Context: an optimization exercise on an open-source flow, tuned for small area. The choices shown serve that exercise and are no tape-out recipe.
In this exercise RTL edits were held to simulation tests only and were not proved equivalent to the original.
Power and IR drop assume default switching activity.

## flow/run.sh

```bash
#!/bin/bash
# synth_recipe.tcl (not shown) runs the flow's synth.tcl, then flattens the netlist and writes it again
# the make line also repeats each setting of config.mk as NAME=value (left out here)
make -C /OpenROAD-flow-scripts/flow DESIGN_CONFIG=/design/flow/config.mk WORK_HOME=/design/flow/orfs CLKGATE_MAP_FILE= SYNTH_SCRIPT=/design/flow/synth_recipe.tcl finish
```

## flow/config.mk

```make
export PLATFORM = sky130hd
export DESIGN_NAME = Anti_aliasing_filter_top
export DESIGN_NICKNAME = Anti_aliasing_filter_top
export VERILOG_FILES = /design/flow/design.v
export SDC_FILE = /design/flow/constraint.sdc
export NUM_CORES = 4
export LEC_CHECK = 0
export CAP_MARGIN = 20
export CORE_MARGIN = 2
export CORE_UTILIZATION = 40
export SLEW_MARGIN = 20
```

## flow/constraint.sdc

```tcl
create_clock -name core_clock -period 20.0 [get_ports {clk}]
set_input_delay 4.0000 -clock core_clock [delete_from_list [all_inputs] [get_ports {clk}]]
set_output_delay 4.0000 -clock core_clock [all_outputs]
set_load 0.01 [all_outputs]
```

## flow/design.v

```verilog
`timescale 1 ns / 1 ns
module filter_16k_para
               (
                clk,                
                vaild_in,
                clk_enable,        
                rst_n,
                filter_in,
                filter_out,
                filter_real_out,
                phase_27,
                fir_cont
                );
  input vaild_in; 
  input   clk; 
  input   clk_enable; 
  input   rst_n; 
  input   signed [23:0] filter_in; 
  output reg [18:0] fir_cont;
  output  signed [40:0] filter_out; 
   output  signed [23:0] filter_real_out;             
   output phase_27;
    assign filter_real_out  = filter_out [40:17];
  parameter signed [15:0] coeff1 = 16'b0000000000110010; 
  parameter signed [15:0] coeff2 = 16'b0000000001100001; 
  parameter signed [15:0] coeff3 = 16'b1111111111100001; 
  parameter signed [15:0] coeff4 = 16'b1111111001111000; 
  parameter signed [15:0] coeff5 = 16'b1111110110111010; 
  parameter signed [15:0] coeff6 = 16'b0000000000001011; 
  parameter signed [15:0] coeff7 = 16'b0000010010110001; 
  parameter signed [15:0] coeff8 = 16'b0000010111100100; 
  parameter signed [15:0] coeff9 = 16'b1111111001001100; 
  parameter signed [15:0] coeff10 = 16'b1111001010000011; 
  parameter signed [15:0] coeff11 = 16'b1111001000111101; 
  parameter signed [15:0] coeff12 = 16'b0000101010000010; 
  parameter signed [15:0] coeff13 = 16'b0011010010010111; 
  parameter signed [15:0] coeff14 = 16'b0101010111111000; 
  parameter signed [15:0] coeff15 = 16'b0101010111111000; 
  parameter signed [15:0] coeff16 = 16'b0011010010010111; 
  parameter signed [15:0] coeff17 = 16'b0000101010000010; 
  parameter signed [15:0] coeff18 = 16'b1111001000111101; 
  parameter signed [15:0] coeff19 = 16'b1111001010000011; 
  parameter signed [15:0] coeff20 = 16'b1111111001001100; 
  parameter signed [15:0] coeff21 = 16'b0000010111100100; 
  parameter signed [15:0] coeff22 = 16'b0000010010110001; 
  parameter signed [15:0] coeff23 = 16'b0000000000001011; 
  parameter signed [15:0] coeff24 = 16'b1111110110111010; 
  parameter signed [15:0] coeff25 = 16'b1111111001111000; 
  parameter signed [15:0] coeff26 = 16'b1111111111100001; 
  parameter signed [15:0] coeff27 = 16'b0000000001100001; 
  parameter signed [15:0] coeff28 = 16'b0000000000110010; 
  reg  [4:0] cur_count; 
  wire phase_27; 
  wire phase_0; 
  reg  signed [23:0] delay_pipeline [0:27] ; 
  wire signed [23:0] inputmux_1; 
  reg  signed [40:0] acc_final; 
  reg  signed [40:0] acc_out_1; 
  wire signed [38:0] product_1; 
  wire signed [15:0] product_1_mux;
  wire signed [39:0] mul_temp; 
  wire signed [40:0] prod_typeconvert_1; 
  wire signed [40:0] acc_sum_1;
  wire signed [40:0] acc_in_1; 
  wire signed [40:0] add_signext; 
  wire signed [40:0] add_signext_1; 
  wire signed [41:0] add_temp;
  reg  signed [40:0] output_register; 
  always @ ( posedge clk)
    begin: Counter_process   
      if (rst_n == 1'b1) begin
        cur_count <= 5'b11011;
      end
      else begin
        if (clk_enable == 1'b1) begin
          if (cur_count == 5'b11011) begin
            cur_count <= 5'b00000;
          end
          else begin
            cur_count <= cur_count + 1;
          end
        end
      end
    end  
  assign  phase_27 = (cur_count == 5'b11011 && clk_enable == 1'b1)? 1 : 0;
  assign  phase_0 = (cur_count == 5'b00000 && clk_enable == 1'b1)? 1 : 0;
  always @( posedge clk)
    begin: Delay_Pipeline_process
      if (rst_n == 1'b1) begin
        delay_pipeline[0] <= 0;
        delay_pipeline[1] <= 0;
        delay_pipeline[2] <= 0;
        delay_pipeline[3] <= 0;
        delay_pipeline[4] <= 0;
        delay_pipeline[5] <= 0;
        delay_pipeline[6] <= 0;
        delay_pipeline[7] <= 0;
        delay_pipeline[8] <= 0;
        delay_pipeline[9] <= 0;
        delay_pipeline[10] <= 0;
        delay_pipeline[11] <= 0;
        delay_pipeline[12] <= 0;
        delay_pipeline[13] <= 0;
        delay_pipeline[14] <= 0;
        delay_pipeline[15] <= 0;
        delay_pipeline[16] <= 0;
        delay_pipeline[17] <= 0;
        delay_pipeline[18] <= 0;
        delay_pipeline[19] <= 0;
        delay_pipeline[20] <= 0;
        delay_pipeline[21] <= 0;
        delay_pipeline[22] <= 0;
        delay_pipeline[23] <= 0;
        delay_pipeline[24] <= 0;
        delay_pipeline[25] <= 0;
        delay_pipeline[26] <= 0;
        delay_pipeline[27] <= 0;
      end
      else begin
        if (phase_27 == 1'b1  ) begin
          delay_pipeline[0] <= filter_in;
          delay_pipeline[1] <= delay_pipeline[0];
          delay_pipeline[2] <= delay_pipeline[1];
          delay_pipeline[3] <= delay_pipeline[2];
          delay_pipeline[4] <= delay_pipeline[3];
          delay_pipeline[5] <= delay_pipeline[4];
          delay_pipeline[6] <= delay_pipeline[5];
          delay_pipeline[7] <= delay_pipeline[6];
          delay_pipeline[8] <= delay_pipeline[7];
          delay_pipeline[9] <= delay_pipeline[8];
          delay_pipeline[10] <= delay_pipeline[9];
          delay_pipeline[11] <= delay_pipeline[10];
          delay_pipeline[12] <= delay_pipeline[11];
          delay_pipeline[13] <= delay_pipeline[12];
          delay_pipeline[14] <= delay_pipeline[13];
          delay_pipeline[15] <= delay_pipeline[14];
          delay_pipeline[16] <= delay_pipeline[15];
          delay_pipeline[17] <= delay_pipeline[16];
          delay_pipeline[18] <= delay_pipeline[17];
          delay_pipeline[19] <= delay_pipeline[18];
          delay_pipeline[20] <= delay_pipeline[19];
          delay_pipeline[21] <= delay_pipeline[20];
          delay_pipeline[22] <= delay_pipeline[21];
          delay_pipeline[23] <= delay_pipeline[22];
          delay_pipeline[24] <= delay_pipeline[23];
          delay_pipeline[25] <= delay_pipeline[24];
          delay_pipeline[26] <= delay_pipeline[25];
          delay_pipeline[27] <= delay_pipeline[26];
        end
      end
    end  
  assign inputmux_1 = (cur_count == 5'b00000) ? delay_pipeline[0] :
                     (cur_count == 5'b00001) ? delay_pipeline[1] :
                     (cur_count == 5'b00010) ? delay_pipeline[2] :
                     (cur_count == 5'b00011) ? delay_pipeline[3] :
                     (cur_count == 5'b00100) ? delay_pipeline[4] :
                     (cur_count == 5'b00101) ? delay_pipeline[5] :
                     (cur_count == 5'b00110) ? delay_pipeline[6] :
                     (cur_count == 5'b00111) ? delay_pipeline[7] :
                     (cur_count == 5'b01000) ? delay_pipeline[8] :
                     (cur_count == 5'b01001) ? delay_pipeline[9] :
                     (cur_count == 5'b01010) ? delay_pipeline[10] :
                     (cur_count == 5'b01011) ? delay_pipeline[11] :
                     (cur_count == 5'b01100) ? delay_pipeline[12] :
                     (cur_count == 5'b01101) ? delay_pipeline[13] :
                     (cur_count == 5'b01110) ? delay_pipeline[14] :
                     (cur_count == 5'b01111) ? delay_pipeline[15] :
                     (cur_count == 5'b10000) ? delay_pipeline[16] :
                     (cur_count == 5'b10001) ? delay_pipeline[17] :
                     (cur_count == 5'b10010) ? delay_pipeline[18] :
                     (cur_count == 5'b10011) ? delay_pipeline[19] :
                     (cur_count == 5'b10100) ? delay_pipeline[20] :
                     (cur_count == 5'b10101) ? delay_pipeline[21] :
                     (cur_count == 5'b10110) ? delay_pipeline[22] :
                     (cur_count == 5'b10111) ? delay_pipeline[23] :
                     (cur_count == 5'b11000) ? delay_pipeline[24] :
                     (cur_count == 5'b11001) ? delay_pipeline[25] :
                     (cur_count == 5'b11010) ? delay_pipeline[26] :
                     delay_pipeline[27];
  assign product_1_mux = (cur_count == 5'b00000) ? coeff1 :
                        (cur_count == 5'b00001) ? coeff2 :
                        (cur_count == 5'b00010) ? coeff3 :
                        (cur_count == 5'b00011) ? coeff4 :
                        (cur_count == 5'b00100) ? coeff5 :
                        (cur_count == 5'b00101) ? coeff6 :
                        (cur_count == 5'b00110) ? coeff7 :
                        (cur_count == 5'b00111) ? coeff8 :
                        (cur_count == 5'b01000) ? coeff9 :
                        (cur_count == 5'b01001) ? coeff10 :
                        (cur_count == 5'b01010) ? coeff11 :
                        (cur_count == 5'b01011) ? coeff12 :
                        (cur_count == 5'b01100) ? coeff13 :
                        (cur_count == 5'b01101) ? coeff14 :
                        (cur_count == 5'b01110) ? coeff15 :
                        (cur_count == 5'b01111) ? coeff16 :
                        (cur_count == 5'b10000) ? coeff17 :
                        (cur_count == 5'b10001) ? coeff18 :
                        (cur_count == 5'b10010) ? coeff19 :
                        (cur_count == 5'b10011) ? coeff20 :
                        (cur_count == 5'b10100) ? coeff21 :
                        (cur_count == 5'b10101) ? coeff22 :
                        (cur_count == 5'b10110) ? coeff23 :
                        (cur_count == 5'b10111) ? coeff24 :
                        (cur_count == 5'b11000) ? coeff25 :
                        (cur_count == 5'b11001) ? coeff26 :
                        (cur_count == 5'b11010) ? coeff27 :
                        coeff28;
  assign mul_temp = inputmux_1 * product_1_mux;
  assign product_1 = mul_temp[38:0];
  assign prod_typeconvert_1 = $signed({{2{product_1[38]}}, product_1});
  assign add_signext = prod_typeconvert_1;
  assign add_signext_1 = acc_out_1;
  assign add_temp = add_signext + add_signext_1;
  assign acc_sum_1 = add_temp[40:0];
  assign acc_in_1 = (phase_0 == 1'b1) ? prod_typeconvert_1 :
                   acc_sum_1;
  always @ ( posedge clk)
    begin: Acc_reg_1_process
      if (rst_n == 1'b1) begin
        acc_out_1 <= 0;
      end
      else begin
        if (clk_enable == 1'b1) begin
          acc_out_1 <= acc_in_1;
        end
      end
    end  
  always @ ( posedge clk)
    begin: Finalsum_reg_process
      if (rst_n == 1'b1) begin
        acc_final <= 0;
      end
      else begin
        if (phase_0 == 1'b1) begin
          acc_final <= acc_out_1;
        end
      end
    end  
  always @ ( posedge clk)
    begin: Output_Register_process
      if (rst_n == 1'b1) begin
       fir_cont <= 'd0;
        output_register <= 0;
      end
      else begin
        if (phase_27 == 1'b1) begin
            if (fir_cont >= 'd8)
                begin
                    fir_cont <= 'd0;
                end
            else
                fir_cont <= fir_cont + 1'b1;
          output_register <= acc_final;
        end
      end
    end  
  assign filter_out = output_register;
endmodule  
`timescale 1ns / 1ps
module Sampling_average(
    input clk,
    input rst_n,
    input [23:0] data_in,
    input valid_in,
    input [7-1:0] sample_length,
    output reg [23:0] down_data_out,
    output reg valid_out
    );
reg [18:0] sum_cont;
    always@(posedge clk or negedge rst_n)
        begin
            if (!rst_n)
                sum_cont <= 'd0;
            else
                begin
                    if (valid_in)
                        begin
                            if (sum_cont >= sample_length-1)       
                                sum_cont <= 'd0;
                            else
                                sum_cont <= sum_cont + 1'b1;
                        end
                end
        end
    reg valid_out_tmp;
    reg signed [40:0] sum_value;
    reg [24-1:0] down_data_tmp;
    always@(posedge clk or negedge rst_n)
        begin
            if (!rst_n)
                begin
                    valid_out_tmp <= 'd0;
                    sum_value <= 'd0;
                    down_data_tmp <= 'd0;
                end
            else if (valid_in)
                begin
                    if (sum_cont == sample_length-1)
                        begin
                            valid_out_tmp <= 1'b1;
                            down_data_tmp <= (sum_value + $signed({{17{data_in[23]}}, data_in})) >>> 3;
                            sum_value <= 'd0;
                        end
                    else
                        begin
                            sum_value <= sum_value + $signed({{17{data_in[23]}}, data_in});
                            down_data_tmp <= down_data_tmp;
                        end
                end
             else
                valid_out_tmp <= 1'b0;
        end
    always @(posedge clk or negedge rst_n)
        begin
            if (!rst_n)
                begin
                    down_data_out <= 'd0;
                end
            else if (valid_in)
                begin
                    down_data_out <= down_data_tmp;
                end
        end
    always @(posedge clk or negedge rst_n)
        begin
            if (!rst_n)
                begin
                    valid_out <= 1'b0;
                end
            else if (valid_in)
                begin
                    if (sum_cont == 'd0)
                        begin
                            valid_out <= 1'b1;
                        end
                    else
                        valid_out <= 1'b0;
                end
             else
                valid_out <= 1'b0;
           end
endmodule
`timescale 1 ns / 1 ns
module filter_2k_para
               (
                clk,
                clk_enable,
                rst_n,
                filter_in,
                filter_out,
                filter_real_out_2k
                );
  input   clk; 
  input   clk_enable; 
  input   rst_n; 
  input   signed [23:0] filter_in; 
  output  signed [40:0] filter_out; 
  output signed [23:0] filter_real_out_2k;
  assign filter_real_out_2k = filter_out [40:17];
  parameter signed [15:0] coeff1 = 16'b0000000000110010; 
    parameter signed [15:0] coeff2 = 16'b0000000001100001; 
    parameter signed [15:0] coeff3 = 16'b1111111111100001; 
    parameter signed [15:0] coeff4 = 16'b1111111001111000; 
    parameter signed [15:0] coeff5 = 16'b1111110110111010; 
    parameter signed [15:0] coeff6 = 16'b0000000000001011; 
    parameter signed [15:0] coeff7 = 16'b0000010010110001; 
    parameter signed [15:0] coeff8 = 16'b0000010111100100; 
    parameter signed [15:0] coeff9 = 16'b1111111001001100; 
    parameter signed [15:0] coeff10 = 16'b1111001010000011;
    parameter signed [15:0] coeff11 = 16'b1111001000111101;
    parameter signed [15:0] coeff12 = 16'b0000101010000010;
    parameter signed [15:0] coeff13 = 16'b0011010010010111;
    parameter signed [15:0] coeff14 = 16'b0101010111111000;
    parameter signed [15:0] coeff15 = 16'b0101010111111000;
    parameter signed [15:0] coeff16 = 16'b0011010010010111;
    parameter signed [15:0] coeff17 = 16'b0000101010000010;
    parameter signed [15:0] coeff18 = 16'b1111001000111101;
    parameter signed [15:0] coeff19 = 16'b1111001010000011;
    parameter signed [15:0] coeff20 = 16'b1111111001001100;
    parameter signed [15:0] coeff21 = 16'b0000010111100100;
    parameter signed [15:0] coeff22 = 16'b0000010010110001;
    parameter signed [15:0] coeff23 = 16'b0000000000001011;
    parameter signed [15:0] coeff24 = 16'b1111110110111010;
    parameter signed [15:0] coeff25 = 16'b1111111001111000;
    parameter signed [15:0] coeff26 = 16'b1111111111100001;
    parameter signed [15:0] coeff27 = 16'b0000000001100001;
    parameter signed [15:0] coeff28 = 16'b0000000000110010;
    reg  [4:0] cur_count; 
    wire phase_27; 
    wire phase_0; 
    reg  signed [23:0] delay_pipeline [0:27] ; 
    wire signed [23:0] inputmux_1; 
    reg  signed [40:0] acc_final; 
    reg  signed [40:0] acc_out_1; 
    wire signed [38:0] product_1; 
    wire signed [15:0] product_1_mux; 
    wire signed [39:0] mul_temp; 
    wire signed [40:0] prod_typeconvert_1; 
    wire signed [40:0] acc_sum_1; 
    wire signed [40:0] acc_in_1; 
    wire signed [40:0] add_signext; 
    wire signed [40:0] add_signext_1; 
    wire signed [41:0] add_temp; 
    reg  signed [40:0] output_register; 
    always @ (posedge clk or posedge rst_n)
      begin: Counter_process
        if (rst_n == 1'b1) begin
          cur_count <= 5'b11011;
        end
        else begin
          if (clk_enable == 1'b1) begin
            if (cur_count == 5'b11011) begin
              cur_count <= 5'b00000;
            end
            else begin
              cur_count <= cur_count + 1;
            end
          end
        end
      end  
    assign  phase_27 = (cur_count == 5'b11011 && clk_enable == 1'b1)? 1 : 0;
    assign  phase_0 = (cur_count == 5'b00000 && clk_enable == 1'b1)? 1 : 0;
    always @( posedge clk or posedge rst_n)
      begin: Delay_Pipeline_process
        if (rst_n == 1'b1) begin
          delay_pipeline[0] <= 0;
          delay_pipeline[1] <= 0;
          delay_pipeline[2] <= 0;
          delay_pipeline[3] <= 0;
          delay_pipeline[4] <= 0;
          delay_pipeline[5] <= 0;
          delay_pipeline[6] <= 0;
          delay_pipeline[7] <= 0;
          delay_pipeline[8] <= 0;
          delay_pipeline[9] <= 0;
          delay_pipeline[10] <= 0;
          delay_pipeline[11] <= 0;
          delay_pipeline[12] <= 0;
          delay_pipeline[13] <= 0;
          delay_pipeline[14] <= 0;
          delay_pipeline[15] <= 0;
          delay_pipeline[16] <= 0;
          delay_pipeline[17] <= 0;
          delay_pipeline[18] <= 0;
          delay_pipeline[19] <= 0;
          delay_pipeline[20] <= 0;
          delay_pipeline[21] <= 0;
          delay_pipeline[22] <= 0;
          delay_pipeline[23] <= 0;
          delay_pipeline[24] <= 0;
          delay_pipeline[25] <= 0;
          delay_pipeline[26] <= 0;
          delay_pipeline[27] <= 0;
        end
        else begin
          if (phase_27 == 1'b1) begin
            delay_pipeline[0] <= filter_in;
            delay_pipeline[1] <= delay_pipeline[0];
            delay_pipeline[2] <= delay_pipeline[1];
            delay_pipeline[3] <= delay_pipeline[2];
            delay_pipeline[4] <= delay_pipeline[3];
            delay_pipeline[5] <= delay_pipeline[4];
            delay_pipeline[6] <= delay_pipeline[5];
            delay_pipeline[7] <= delay_pipeline[6];
            delay_pipeline[8] <= delay_pipeline[7];
            delay_pipeline[9] <= delay_pipeline[8];
            delay_pipeline[10] <= delay_pipeline[9];
            delay_pipeline[11] <= delay_pipeline[10];
            delay_pipeline[12] <= delay_pipeline[11];
            delay_pipeline[13] <= delay_pipeline[12];
            delay_pipeline[14] <= delay_pipeline[13];
            delay_pipeline[15] <= delay_pipeline[14];
            delay_pipeline[16] <= delay_pipeline[15];
            delay_pipeline[17] <= delay_pipeline[16];
            delay_pipeline[18] <= delay_pipeline[17];
            delay_pipeline[19] <= delay_pipeline[18];
            delay_pipeline[20] <= delay_pipeline[19];
            delay_pipeline[21] <= delay_pipeline[20];
            delay_pipeline[22] <= delay_pipeline[21];
            delay_pipeline[23] <= delay_pipeline[22];
            delay_pipeline[24] <= delay_pipeline[23];
            delay_pipeline[25] <= delay_pipeline[24];
            delay_pipeline[26] <= delay_pipeline[25];
            delay_pipeline[27] <= delay_pipeline[26];
          end
        end
      end  
    assign inputmux_1 = (cur_count == 5'b00000) ? delay_pipeline[0] :
                       (cur_count == 5'b00001) ? delay_pipeline[1] :
                       (cur_count == 5'b00010) ? delay_pipeline[2] :
                       (cur_count == 5'b00011) ? delay_pipeline[3] :
                       (cur_count == 5'b00100) ? delay_pipeline[4] :
                       (cur_count == 5'b00101) ? delay_pipeline[5] :
                       (cur_count == 5'b00110) ? delay_pipeline[6] :
                       (cur_count == 5'b00111) ? delay_pipeline[7] :
                       (cur_count == 5'b01000) ? delay_pipeline[8] :
                       (cur_count == 5'b01001) ? delay_pipeline[9] :
                       (cur_count == 5'b01010) ? delay_pipeline[10] :
                       (cur_count == 5'b01011) ? delay_pipeline[11] :
                       (cur_count == 5'b01100) ? delay_pipeline[12] :
                       (cur_count == 5'b01101) ? delay_pipeline[13] :
                       (cur_count == 5'b01110) ? delay_pipeline[14] :
                       (cur_count == 5'b01111) ? delay_pipeline[15] :
                       (cur_count == 5'b10000) ? delay_pipeline[16] :
                       (cur_count == 5'b10001) ? delay_pipeline[17] :
                       (cur_count == 5'b10010) ? delay_pipeline[18] :
                       (cur_count == 5'b10011) ? delay_pipeline[19] :
                       (cur_count == 5'b10100) ? delay_pipeline[20] :
                       (cur_count == 5'b10101) ? delay_pipeline[21] :
                       (cur_count == 5'b10110) ? delay_pipeline[22] :
                       (cur_count == 5'b10111) ? delay_pipeline[23] :
                       (cur_count == 5'b11000) ? delay_pipeline[24] :
                       (cur_count == 5'b11001) ? delay_pipeline[25] :
                       (cur_count == 5'b11010) ? delay_pipeline[26] :
                       delay_pipeline[27];
    assign product_1_mux = (cur_count == 5'b00000) ? coeff1 :
                          (cur_count == 5'b00001) ? coeff2 :
                          (cur_count == 5'b00010) ? coeff3 :
                          (cur_count == 5'b00011) ? coeff4 :
                          (cur_count == 5'b00100) ? coeff5 :
                          (cur_count == 5'b00101) ? coeff6 :
                          (cur_count == 5'b00110) ? coeff7 :
                          (cur_count == 5'b00111) ? coeff8 :
                          (cur_count == 5'b01000) ? coeff9 :
                          (cur_count == 5'b01001) ? coeff10 :
                          (cur_count == 5'b01010) ? coeff11 :
                          (cur_count == 5'b01011) ? coeff12 :
                          (cur_count == 5'b01100) ? coeff13 :
                          (cur_count == 5'b01101) ? coeff14 :
                          (cur_count == 5'b01110) ? coeff15 :
                          (cur_count == 5'b01111) ? coeff16 :
                          (cur_count == 5'b10000) ? coeff17 :
                          (cur_count == 5'b10001) ? coeff18 :
                          (cur_count == 5'b10010) ? coeff19 :
                          (cur_count == 5'b10011) ? coeff20 :
                          (cur_count == 5'b10100) ? coeff21 :
                          (cur_count == 5'b10101) ? coeff22 :
                          (cur_count == 5'b10110) ? coeff23 :
                          (cur_count == 5'b10111) ? coeff24 :
                          (cur_count == 5'b11000) ? coeff25 :
                          (cur_count == 5'b11001) ? coeff26 :
                          (cur_count == 5'b11010) ? coeff27 :
                          coeff28;
    assign mul_temp = inputmux_1 * product_1_mux;
    assign product_1 = mul_temp[38:0];
    assign prod_typeconvert_1 = $signed({{2{product_1[38]}}, product_1});
    assign add_signext = prod_typeconvert_1;
    assign add_signext_1 = acc_out_1;
    assign add_temp = add_signext + add_signext_1;
    assign acc_sum_1 = add_temp[40:0];
    assign acc_in_1 = (phase_0 == 1'b1) ? prod_typeconvert_1 :
                     acc_sum_1;
    always @ (posedge clk or posedge rst_n)
      begin: Acc_reg_1_process
        if (rst_n == 1'b1) begin
          acc_out_1 <= 0;
        end
        else begin
          if (clk_enable == 1'b1) begin
            acc_out_1 <= acc_in_1;
          end
        end
      end  
    always @ (posedge clk or posedge rst_n)
      begin: Finalsum_reg_process
        if (rst_n == 1'b1) begin
          acc_final <= 0;
        end
        else begin
          if (phase_0 == 1'b1) begin
            acc_final <= acc_out_1;
          end
        end
      end  
    always @ (posedge clk or posedge rst_n)
      begin: Output_Register_process
        if (rst_n == 1'b1) begin
          output_register <= 0;
        end
        else begin
          if (phase_27 == 1'b1) begin
            output_register <= acc_final;
          end
        end
      end  
    assign filter_out = output_register;
  endmodule  
`timescale 1ns / 1ps
module Anti_aliasing_filter_top(
    input clk,
    input rst_n,
    input clk_en_fir1,
    input signed [23:0] original_data_in,
    input valid_in,
    output signed [23:0] doublr_filter_out,
    output  data_valid
    );
    wire signed [23:0] first_filter_out;
    wire signed [23:0] first_filter_down_out;
    wire valid_out;
    assign data_valid = valid_out;
    wire  [18:0] fir_cont;
    wire phase_27;
         filter_16k_para         filter_16k_serial_inst(
       .clk                (clk),
       .clk_enable         (clk_en_fir1)    ,
       .vaild_in            (valid_in),
       .rst_n              (!rst_n),
       .filter_in          (original_data_in),
       .filter_out         (),
       .filter_real_out    (first_filter_out),
       .phase_27        (phase_27)
       );
    Sampling_average                                Sampling_average_inst(
        .clk                                                        (clk),
        .rst_n                                                     (rst_n),
        .data_in                                                (first_filter_out),
        .valid_in                                                 (phase_27),
        .sample_length                                     (8),
        .down_data_out                                    (first_filter_down_out),
        .valid_out                                               (valid_out)
        );
    parameter CLKEN_PERIODS2 = 55;
    reg [10:0] clk_en_cont2;
    wire    clk_en_fir2;
    reg start;
        always @(posedge clk or negedge rst_n)
            begin  
                if (!rst_n)
                    begin
                        clk_en_cont2 <= 'd0;
                        start <= 1'b0;
                    end
                else
                    begin
                        if (valid_out)
                            start <= 1'b1;
                        else
                            start <= start;
                        if (start)
                            begin
                                if (clk_en_cont2 >= CLKEN_PERIODS2)
                                    begin
                                        clk_en_cont2 <= 'd0;
                                    end
                                else
                                    begin
                                        clk_en_cont2 <= clk_en_cont2 + 1'b1;
                                    end
                            end
                    end
            end
    assign clk_en_fir2 = (clk_en_cont2 >= CLKEN_PERIODS2 )? 1:0;
    filter_2k_para              filter_2k_serial_inst(
        .clk                    (clk),
        .clk_enable             (clk_en_fir2),
        .rst_n                  (!rst_n),
        .filter_in              (first_filter_down_out),
        .filter_out             (),
        .filter_real_out_2k     (doublr_filter_out)
    );
endmodule
```

Flops by top-level scope:
The bar under the picture is 200 um long.
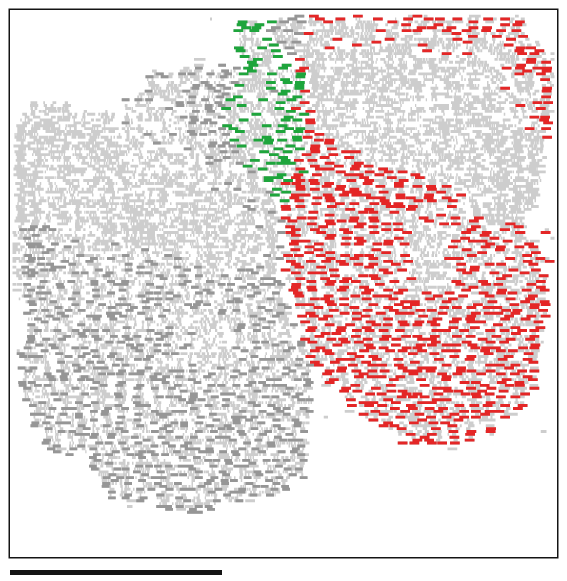
Key: red = filter_2k_serial_inst [sequential cells 766]; green = Sampling_average_inst [sequential cells 95, where north]

Metal layers overlaid:
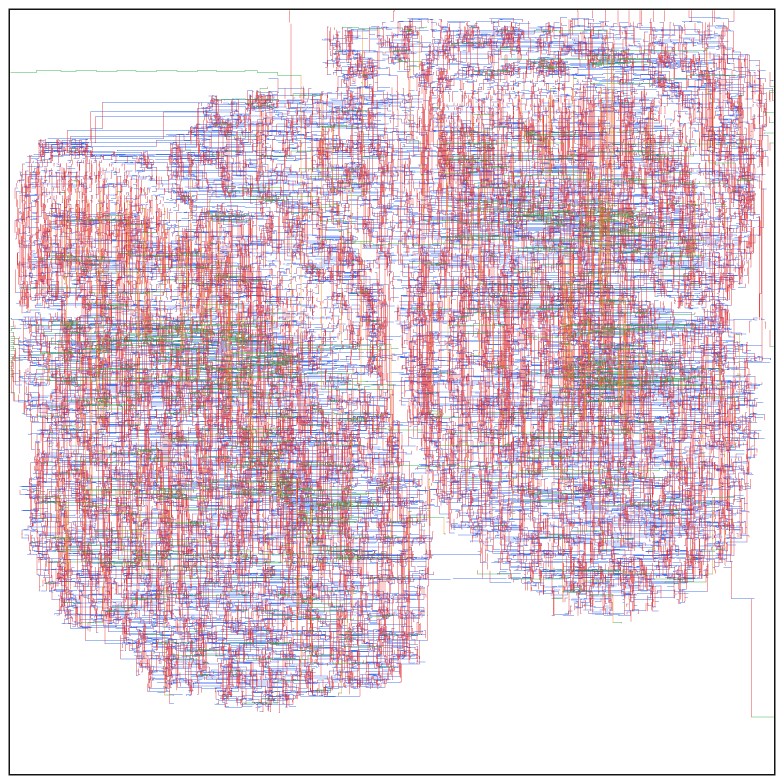
Key: green = M3 [wire length 18600 um]; red = M2 [wire length 143 mm]; blue = M1 [wire length 133 mm]; orange = M4 [wire length 9800 um]

flip-flops by register name, indices dropped and copies added, names as in the netlist:
register and count:
Sampling_average_inst.valid_out 1, clk_en_cont2 11, filter_16k_serial_inst.output_register 24, filter_2k_serial_inst.acc_out_1 41
filter_16k_serial_inst.acc_final 24, filter_2k_serial_inst.cur_count 5, start 1, Sampling_average_inst.sum_value 27
filter_16k_serial_inst.cur_count 5, filter_2k_serial_inst.acc_final 24, filter_16k_serial_inst.acc_out_1 41, filter_16k_serial_inst.delay_pipeline 672
filter_2k_serial_inst.delay_pipeline 672, Sampling_average_inst.sum_cont 19, Sampling_average_inst.down_data_tmp 24, filter_2k_serial_inst.output_register 24
Sampling_average_inst.down_data_out 24
routing by layer:
layer  vias to the layer above  GRT usage (%)  wire length (um)
met3                       529           3.09             18600
li1                      39039              -                 -
met1                     42154           30.8            133000
met4                         0           7.25              9800
met2                      2639           37.6            143000
met5                         -              0                 0
power by group:
group | switching, W | total (W) | internal (W)
Sequential | 0.0000654 | 0.00344 | 0.00338
Combinational | 0.00827 | 0.0137 | 0.00542
Clock | 0.00143 | 0.00337 | 0.00194
==> notes.md <==
WHS=0.415 ns; Async SR Flop Fraction=53.3%; Setup TNS=0 ns; pwr dens=179 nW/um2; fin. max-slew vios=0; Worst EP required=20.72 ns; DR vias/cell=5.58; Rel. slew slack=23.5%; Row Count=187; final net count=12544; HPWL after DPL=214000 um; CTS buffer count=177; Crit. Startpoint=filter_2k_serial_inst.cur_count[0]; most common cell in the synthesized netlist=nand2_1; grt ovf=0; Setup crit end kind=flop; Top cell by count, worst path=fa_1; comb_multi_in=8479; WHS Endpoint=filter_16k_serial_inst.delay_pipeline[6][3]; Worst-path clk slew=0.06 ns; crit path launch type=flop; family with the most delay on the worst path=compound AO/OA/AOI/OAI gates; CP Depth=50; Synth top area share=20.8%; Synth area leaders=dfrtp_1 (21%), dfxtp_1 (15%), fa_1 (14%), nand2_1 (8.6%), mux2_2 (7.8%); Ys Warns=7; Post CTS Setup Buffer Count=0; synthesized net count=12832; Final Setup Violations=0; CP max-delay cell=a221oi_1; XOR/XNOR Fraction of Synth Area=1.50%; vias in the first global route=84533; Setup Skew=0.0686 ns; post-route cell area=115000 um2; Post-synth EDFFs=0; Placed Cells=14777; worst slack, placed=5.44 ns; inverters=934; status=timing/DRC/antenna clean; Slew @ Worst Pin=1.15 ns; DIE AREA=266000 um2; Arrival @ worst endpoint=15.43 ns; fin crit share=73.5%; Final Power=0.0205 W; final hold vios=0; RR Endpoint=filter_2k_serial_inst.acc_out_1[40]; max-cap viol count=0; critical path buffer and inverter count=7; RSZ-0062 raised after global routing=false; Cells on Worst Hold Path=2; worst r2r src=filter_2k_serial_inst.cur_count[0]; number of register bits inferred by synthesis=1639; mux share of post-synthesis cell area=8.30%; post-route ant nets=0; most common cell after layout, fill and taps aside=nand2_1; R2R depth=50; total wire length=305000 um; share of cells above drive strength 1=11.6%; TritonCTS clock tree=built; post-synthesis simple-gate area fraction=15.5%; Core Util, Final=44.1%; Max Freq=68.0 MHz; I/O Buffers=51; flip-flop and latch count=1639; multi-input combinational area share=53.7%

## static timing again, ports no longer ideal
How much do the figures lean on ideal ports? The routed layout below was timed once more, with nothing changed but the port constraints. Step 1 sets driving cells, clkbuf_16 on the clock port and buf_2 on the other inputs (assumed; they add their load-dependent delay and slew). Step 2 also shifts input and output timing later by t, the mid clock arrival at the registers, as if the neighbouring blocks saw the same clock. Three values: ideal ports, drivers, drivers and shift; two values: the first two.
shift t [ns]: 0.912
setup WS [ns]: 5.297 / 5.297 / 5.297
worst setup path after step 2: register to register
pins driven straight from the clock port: 1
After both steps setup and hold are still met in this run. For this run, drivers alone change the setup slack by 0.000 ns; drivers and shift together by 0.000 ns.
